What follows belongs to an exercise in optimizing a design on an open flow for small area and a short achievable clock period; a production flow would make more cautious choices.
Only simulation tests tie the RTL to the original design; equivalence was not proved.

layout.png
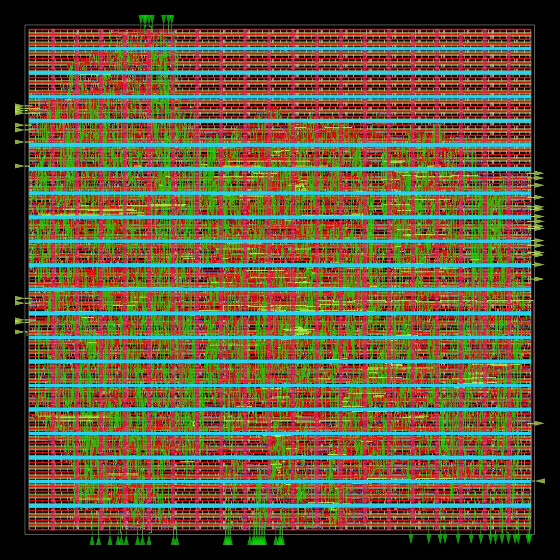
by_instance.png
Other sequential cells in the stronger gray, the rest of the logic in the fainter gray.
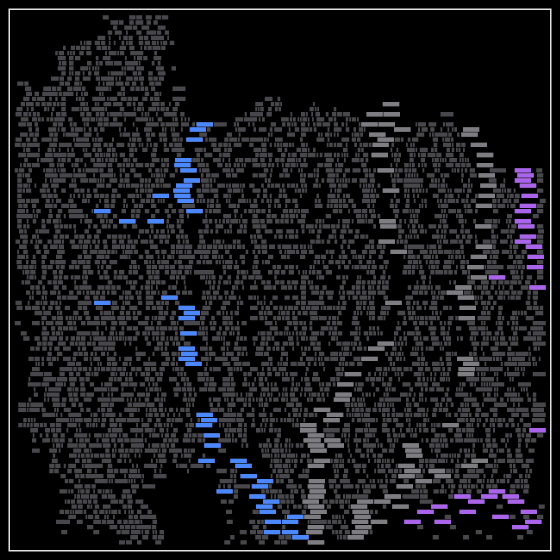
metal_density.png
The bar under the picture is 100 um long. 29 x 29 tiles, from dark purple (low) to yellow (high), scaled to the fullest tile. Values are wire area over tile area, all layers added.
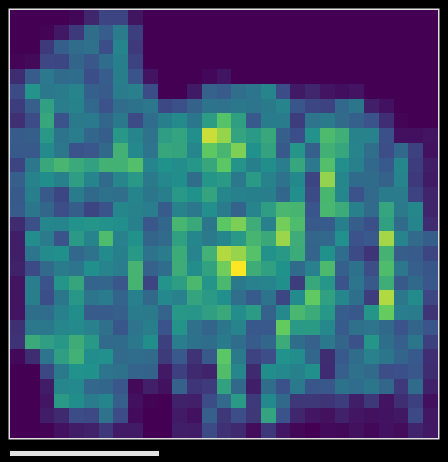
**flow/config.mk**
```make
export PLATFORM = sky130hd
export DESIGN_NAME = cordic_2taylor
export DESIGN_NICKNAME = cordic_2taylor
export VERILOG_FILES = /design/flow/design.v
export SDC_FILE = /design/flow/constraint.sdc
export NUM_CORES = 4
export LEC_CHECK = 0
export CAP_MARGIN = 20
export CORE_MARGIN = 2
export CORE_UTILIZATION = 40
export SLEW_MARGIN = 20
```
**flow/constraint.sdc**
```tcl
create_clock -name core_clock -period 10.0 [get_ports {clk}]
set_input_delay 2.0000 -clock core_clock [delete_from_list [all_inputs] [get_ports {clk}]]
set_output_delay 2.0000 -clock core_clock [all_outputs]
set_load 0.01 [all_outputs]
```
**flow/design.v**
```verilog
module sin_h(
    input signed [15:0] r_in,
    output signed [15:0] r_out
    );
     wire signed [15:0] a,b,c,d;
     assign a = r_in + (r_in >>> 2);
     assign b = (a >>> 4)+(r_in >>> 6);
     assign c = b+a; 
     assign d = (c >>> 5)+(r_in);
     assign r_out = d >>>1;     
endmodule
module cos_h(
    input signed [15:0] r,
    output signed [15:0] r_o
    );
    wire signed [15:0] a,b,c,d;
  assign a = r + (r >>> 2);
  assign b = r + (a >>> 2);
  assign c = b >>> 9;
  assign d = r + (r >>> 3);
  assign r_o = c+d;
endmodule
module sinh_23(
    input signed [15:0] rin,
    input S,
    output signed [15:0] rout
    );
     wire signed [15:0] a,b,c,d,e;
     assign a = (rin >>> 4)+ rin;
     assign b = rin + (rin >>> 9);
     assign c = b + (a >>> 7);
     assign d = c >>> 2;
     assign e = b >>> 3;
     assign rout = S? d:e;
endmodule
module cosh_23(
    input signed [15:0] ri,
    input sel,
    output signed [15:0] ro
    );
    wire signed [15:0] a,b,c,d;
    assign a = ri >>>7;
    assign b = (ri >>> 8)+ ri;
    assign c = b >>> 5;
    assign d = sel? c:b;
    assign ro = d + ri;
endmodule
module sinh_45(
    input signed [15:0] rin,
    input s,
    output signed [15:0] rout    
    );
    wire signed [15:0] a,b,c;
    assign a = rin >>> 4;
    assign b = rin >>> 5;
    assign c = s? a:b;
    assign rout = c;
endmodule
module cosh_45(
    input signed [15:0] rin,
    input s,
    output signed [15:0] rout    
    );
    wire signed [15:0] a,b,c;
    assign a = rin >>> 11;
    assign b = rin >>> 9;
    assign c = s? b:a;
    assign rout = rin + c;
endmodule
module stage_1(
    input signed [15:0] x_in,
    input signed [15:0] y_in,
    input signed [15:0] ang_in,
    input clk,
    input reset,
    output reg signed [15:0] x_out,
    output reg signed [15:0] y_out,
    output reg signed [15:0] ang_out
    );
    wire signed [15:0] p,q,u,v,abs_theta;
    assign abs_theta = ang_in[15] ? (~ang_in + 1'b1) : ang_in;
    reg signed [15:0] r,s,w,x,z,k; 
    sin_h S1(.r_in(y_in), .r_out(q));
    sin_h S2(.r_in(x_in), .r_out(u));
    cos_h C1(.r(x_in), .r_o(p));
    cos_h C2(.r(y_in), .r_o(v));
    always @(posedge clk, posedge reset)
    begin
    if(reset)
      begin
      x_out <= 16'b0000000000000000;
      y_out <= 16'b0000000000000000;
      ang_out <= 16'b0000000000000000;
      end
    else
    begin
      if (abs_theta <= 16'b0001000000000000)
         begin
         x_out <= x_in;
         y_out <= y_in;
         ang_out <= ang_in;
         end
      else 
         begin
         case(ang_in[15])
         1'b0: begin 
              x_out <= p+q; 
              y_out <= u+v; 
              ang_out <= ang_in - 16'b0010000000000000; 
              end
         1'b1: begin 
              x_out <= p-q; 
              y_out <= v-u; 
              ang_out <= ang_in + 16'b0010000000000000; 
              end
          endcase
         end
  end
end
endmodule
module stage_23(
    input signed [15:0] x_pr,
    input signed [15:0] y_pr,
    input signed [15:0] ang_pr,
    input clk,
    input reset,
    output reg signed [15:0] sx2_op,
    output reg signed [15:0] sy2_op,
    output reg signed [15:0] sa2_op
    );
  wire signed [15:0] abs_theta,o1,o2,o3,o4,w1,w2,w3,w4;
  assign abs_theta = ang_pr[15] ? (~ang_pr + 1'b1) : ang_pr;
  wire sel23;
  assign sel23 = (abs_theta > 16'b0000110000000000)?1'b1:1'b0;
  sinh_23 S1(.rin(x_pr),.S(sel23),.rout(o1));
  sinh_23 S2(.rin(y_pr),.S(sel23),.rout(o2));
  cosh_23 C1(.ri(x_pr),.sel(sel23),.ro(o3));
  cosh_23 C2(.ri(y_pr),.sel(sel23),.ro(o4)); 
always @(posedge clk, posedge reset)
begin
  if(reset)
      begin
      sx2_op <= 16'b0000000000000000;
      sy2_op<= 16'b0000000000000000;
      sa2_op <= 16'b0000000000000000;
      end
  else 
     begin
     if (abs_theta > 16'b0000110000000000 | abs_theta <= 16'b0000010000000000)
      begin
      sx2_op <= x_pr;
      sy2_op <= y_pr;
      sa2_op <= ang_pr;
      end
  else
      begin
         if(ang_pr[15])
          begin
          sx2_op <= o3 - o2;
          sy2_op <= o4 - o1;
          sa2_op <= sel23? (ang_pr + 16'b0001000000000000) : (ang_pr + 16'b0000100000000000);
          end
         else
          begin
          sx2_op <= o3 + o2;
          sy2_op <= o4 + o1;
          sa2_op <= sel23? (ang_pr - 16'b0001000000000000) : (ang_pr - 16'b0000100000000000);
          end
      end 
    end
end
endmodule  
module stage_45(
    input signed [15:0] sx2_op,
    input signed [15:0] sy2_op,
    input signed [15:0] sa2_op,
    input clk,
    input reset,
    output reg signed [15:0] x_nxt,
    output reg signed [15:0] y_nxt,
    output reg signed [15:0] ang_nxt
    );
    wire signed [15:0] o5,o6,o7,o8,w5,w6,w7,w8,abs_theta2;
    wire sel45;
    assign abs_theta2 = sa2_op[15] ? (~sa2_op + 1'b1) : sa2_op;
    assign sel45 = (abs_theta2 > 16'b0000001100000000)? 1'b1:1'b0;
sinh_45 S3(.rin(sx2_op),.s(sel45),.rout(o5));
sinh_45 S4(.rin(sy2_op),.s(sel45),.rout(o6));
cosh_45 C3(.rin(sx2_op),.s(sel45),.rout(o7));
cosh_45 C4(.rin(sy2_op),.s(sel45),.rout(o8));
always @(posedge clk, posedge reset)
begin
   if(reset)
      begin
      x_nxt <= 16'b0000000000000000;
      y_nxt <= 16'b0000000000000000;
      ang_nxt <= 16'b0000000000000000;
      end
   else
      begin
         if(abs_theta2 <= 16'b0000000100000000)
             begin
             x_nxt <= sx2_op;
             y_nxt <= sy2_op;
             ang_nxt <= sa2_op;
             end 
         else
             begin
             if(sa2_op[15])
                begin
                x_nxt <= o7 - o5;
                y_nxt <= o8 - o6;
                ang_nxt <= sel45? (sa2_op + 16'b0000010000000000) : (sa2_op + 16'b0000001000000000);
                end
             else
                begin
                x_nxt <= o7 + o5;
                y_nxt <= o8 + o6;
                ang_nxt <= sel45? (sa2_op - 16'b0000010000000000) : (sa2_op - 16'b0000001000000000);
                end
             end
      end
end
endmodule
module last_stage(
    input signed [15:0] x3,
    input signed [15:0] y3,
    input signed [15:0] ang3,
    input clk,
    input reset,
    output reg signed [15:0] xf,
    output reg signed [15:0] yf
    );
    wire signed [15:0] abs_theta,w1,w2,w3,w4,w5,w6;
    assign abs_theta = ang3[15] ? (~ang3 + 1'b1) : ang3;
    wire [3:0] k;
    assign k = abs_theta[15:12] + abs_theta[11];
    assign w1 = y3 >>> 9;
    assign w2 = x3 >>> 9;
    assign w3 = k*w1;
    assign w4 = k*w2;
    always @(posedge clk, posedge reset)
    begin
       if (reset)
         begin
         xf <= 16'b0000000000000000;
         yf <= 16'b0000000000000000;
         end
       else 
          begin
               if (ang3[15])
                 begin
                 xf <= x3 + w3;
                 yf <= y3 + w4;
                 end
               else 
                 begin
                 xf <= x3 - w3;
                 yf <= y3 - w4;
                 end
          end
    end
endmodule
`timescale 1ns / 100ps
module cordic_2taylor (
input clk,
input reset,
input signed [15:0] ang,
input signed [15:0] xin,
input signed [15:0] yin,
output signed [15:0] Xout,
output signed [15:0] Yout);
wire signed [15:0] x1, y1, theta1;           
wire signed [15:0] x2, y2, theta2;           
wire signed [15:0] x3, y3, theta3;           
    stage_1 S1(xin,yin,ang,clk,reset,x1,y1,theta1);
    stage_23 S2(x1,y1,theta1,clk,reset,x2,y2,theta2);
    stage_45 S3(x2,y2,theta2,clk,reset,x3,y3,theta3);
    last_stage S4(x3,y3,theta3,clk,reset,Xout,Yout);
endmodule
```
**flow/run.sh**
```bash
#!/bin/bash
# synth_recipe.tcl (not shown) runs the flow's synth.tcl, then flattens the netlist and writes it again
# the make line also repeats each setting of config.mk as NAME=value (left out here)
make -C /OpenROAD-flow-scripts/flow DESIGN_CONFIG=/design/flow/config.mk WORK_HOME=/design/flow/orfs CLKGATE_MAP_FILE= SYNTH_SCRIPT=/design/flow/synth_recipe.tcl finish
```
==> results.sh <==
export IMPL_max_stage_delay_ps=520
export IMPL_place_gp_congestion=0.900
export IMPL_synthesis_area_sq_um=32300
export IMPL_crit_family="compound AO/OA/AOI/OAI gates"
export IMPL_final_common_cell="ha_1"
export IMPL_cts_buffer_depth=2
export IMPL_firstDrtPassIters=7
export IMPL_dp_cells=5589
export IMPL_avgViaCountPerCell=5.41
export IMPL_ys_flop_type="dfrtp_1"
export IMPL_ys_seq_elements=176
export IMPL_grt_overflow_total=0
export IMPL_dp_hpwl_um=72500
export IMPL_ys_types=101
export IMPL_r2r_start="S1.y_out[10]"
export IMPL_slowest_stage="fa_1"
export IMPL_die_h_um=288
export IMPL_n_antenna_cell=0
export IMPL_drive_above_1_share_pct=13.3
export IMPL_drt_iter0_markers=1751
export IMPL_worst_clock_skew_ps=18.5
export IMPL_cts_num_sinks=176
export IMPL_setup_tns_ps=0
export IMPL_drtAntennaViolNets=0
export IMPL_status="timing/DRC/antenna clean"
export IMPL_syn_avg_cell_area_sq_um=7.79
export IMPL_cts_clk_slew_worst_paths_ps=80
export IMPL_final_cell_mix="ha_1, buf_4, nand2_1"
export IMPL_critical_path_max_fanout=5
export IMPL_async_reset_ff_share_pct=100
export IMPL_synth_edf_count=0
export IMPL_rr_worst_depth=30
export IMPL_start_util_pct=40.2
export IMPL_critical_path_buf_inv_count=8
export IMPL_max_slew_margin_pct=34.5
export IMPL_hold_viol=0
export IMPL_grt_start_max_net_pins=126
export IMPL_crit_required_ps=10390
export IMPL_grt_pass1_vias=29000
export IMPL_hold_path_end="S3.ang_nxt[7]"
export IMPL_arrival_ps=10070
export IMPL_finalCriticalPeriod_ps=9680
export IMPL_synth_warnings=4
export IMPL_fin_area_sq_um=38300
export IMPL_core_area_sq_um=80300
export IMPL_syn_instance_count=4147
export IMPL_slew_viol_final=0
export IMPL_min_path_cells=0
export IMPL_rrSetupSlack_ps=2100
export IMPL_whs_ps=428
export IMPL_fmax_mhz=103
export IMPL_grt_pass1_wl_um=144000
export IMPL_maxCapViolCount=0
export IMPL_cpMostUsedCell="buf_4"
export IMPL_antenna_found_initial=0
export IMPL_critPathLaunchType="primary input"
export IMPL_root_buffer="clkbuf_16"
export IMPL_place_area_sq_um=37200
export IMPL_holdCritStartpoint="S2.sa2_op[7]"
export IMPL_area_growth_pct=18.6
export IMPL_setup_viol=0
export IMPL_drc_errors=0
export IMPL_hp_class="flop to flop"
export IMPL_worstSetupPathType="primary input to flop"
export IMPL_fin_crit_sh_pct=96.8
export IMPL_io_buffers=81
export IMPL_synth_nets=4781
export IMPL_seq_area_frac_synth_pct=13.6
export IMPL_cp_end_kind="flop"
export IMPL_worst_pin_slew_ps=981
export IMPL_layout_nets=5195
export IMPL_clock_latency_ps=500
export IMPL_cts_tree="done"
export IMPL_r2r_end="S2.sx2_op[15]"
export IMPL_die_w_um=288
export IMPL_cts_buffers=17
export IMPL_pin_count=82
export IMPL_cts_max_level=4
About layout.png:
Core Rows: 104
Die ar.: 83100 sq um
Core Util, Final: 47.7%
Layout Cells excl Fill: 5634

About by_instance.png:
purple -> S4  # sequential cells 32, where a vertical strip on the right
blue -> S1  # sequential cells 48
not colored = 96

About metal_density.png:
densest ninth of the die = center
fullest tile = 0.54
tiles over half the peak = 18%
nearly empty tiles = 17%
mean over tiles = 0.17
emptiest ninth of the die = upper right
Overall Global Routing Usage: 21.2%
Via Count: 30500
DRT Wirelength: 88300 um
WL/cell: 15.7 um

## cell families (layout without fill, tap and decap cells)
| logic type | count (synthesis) | count (layout) | synth area share [%] |
|---|---|---|---|
| compound gates | 1151 | 1151 | 23.3 |
| xor+xnor | 402 | 402 | 11.0 |
| fa+ha+maj | 585 | 585 | 25.3 |
| buf+inv | 485 | 912 | 5.71 |
| flops | 176 | 176 | 13.6 |
| mux | 43 | 43 | 1.39 |
| simple gates | 1305 | 1305 | 19.6 |
## cell usage after synthesis, types with 19 or more instances
master	number	area (sq um)
nand2b_1	60	375
clkbuf_1	70	263
nand3b_1	20	150
or3_1	65	407
nor2b_1	49	307
a211oi_1	36	270
o31ai_1	38	285
o21a_1	52	390
a21o_1	99	743
a2111oi_0	19	166
a21boi_0	41	308
o21bai_1	43	323
dfrtp_1	176	4400
nor2_1	315	1180
buf_1	19	71.3
o21ai_0	294	1470
xor2_1	141	1230
ha_1	471	5890
mux2i_1	28	280
inv_1	377	1420
o211ai_1	38	285
xnor2_1	258	2260
and2_1	40	250
a31oi_1	42	263
and3_1	32	200
nand2_1	393	1480
nor4_1	26	163
a21oi_1	264	1320
nor3_1	124	621
nand3_1	69	345
fa_1	113	2260
## worst max-delay path by stage
| stage | startpoint | endpoint | cells after the start |
|---|---|---|---|
| floorplan | xin[0] | S1.x_out[15] | 38 |
| global placement | yin[2] | S1.x_out[15] | 43 |
| detailed placement | xin[2] | S1.x_out[15] | 40 |
| CTS | xin[2] | S1.y_out[15] | 41 |
| global route | yin[0] | S1.y_out[15] | 42 |
| finish | xin[3] | S1.y_out[15] | 37 |
## through the flow
step           util (%)  setup slack, ps
6_report           47.7              323
5_1_grt            47.7            -83.5
4_1_cts            47.1             5.42
3_5_place_dp       46.3             -790
3_3_place_gp       46.3             -570
2_1_floorplan         -             68.9
## layer usage
metal  up-vias  global-route usage (%)  routed length, um
met5         -                       0                  0
met4         0                    7.24               2790
met3       109                    2.20               2660
met2       485                    38.0              43400
met1     14300                    26.3              39500
li1      15600                       -                  -
## sequential cells by signal (all words and copies together), names as in the netlist
signal      flops
S2.sy2_op      16
S4.xf          16
S2.sx2_op      16
S3.x_nxt       16
S4.yf          16
S3.y_nxt       16
S1.x_out       16
S1.ang_out     16
S1.y_out       16
S3.ang_nxt     16
S2.sa2_op      16
## layout make-up
| cell class | count | area [sq um] |
|---|---|---|
| Fill cell | 7994 | 42000 |
| Multi-Input combinational cell | 3486 | 26600 |
| Sequential cell | 176 | 4410 |
| Timing Repair Buffer | 502 | 3990 |
| Inverter | 378 | 1430 |
| Tap cell | 1060 | 1330 |
| Clock buffer | 20 | 447 |
| Clock inverter | 12 | 145 |
## timing repair
item	CTS	global route
pin swaps	2	50
setup endpoints to repair	5	13
hold buffers	0	0
endpoints found under the hold margin	0	0
resized for setup	13	107
buffers inserted	0	13

port drivers added, routing unchanged:
In the flow no input, the clock included, has a driving cell. The finished layout below was timed again as built, in two steps. Step 1: set_driving_cell puts a clkbuf_16 on clk and a buf_2 on each other input, an assumption about the parent block. Step 2 also shifts input and output timing later by t, the mid clock arrival at the registers, as if the neighbouring blocks saw the same clock. Three values: ideal, step 1, step 2; two values: the first two.
t, ns: 0.546
setup WS [ns]: 0.323 / 0.356 / -0.191
hold slack, ns: 0.428 / 0.428 / 0.428
worst setup path after step 2: input to register
worst register clock-pin slew, ns: 0.08 / 0.08
With both steps, setup timing fails in this run, where it was met with ideal ports. For this run, drivers alone change the setup slack by +0.033 ns; drivers and shift together by -0.514 ns.
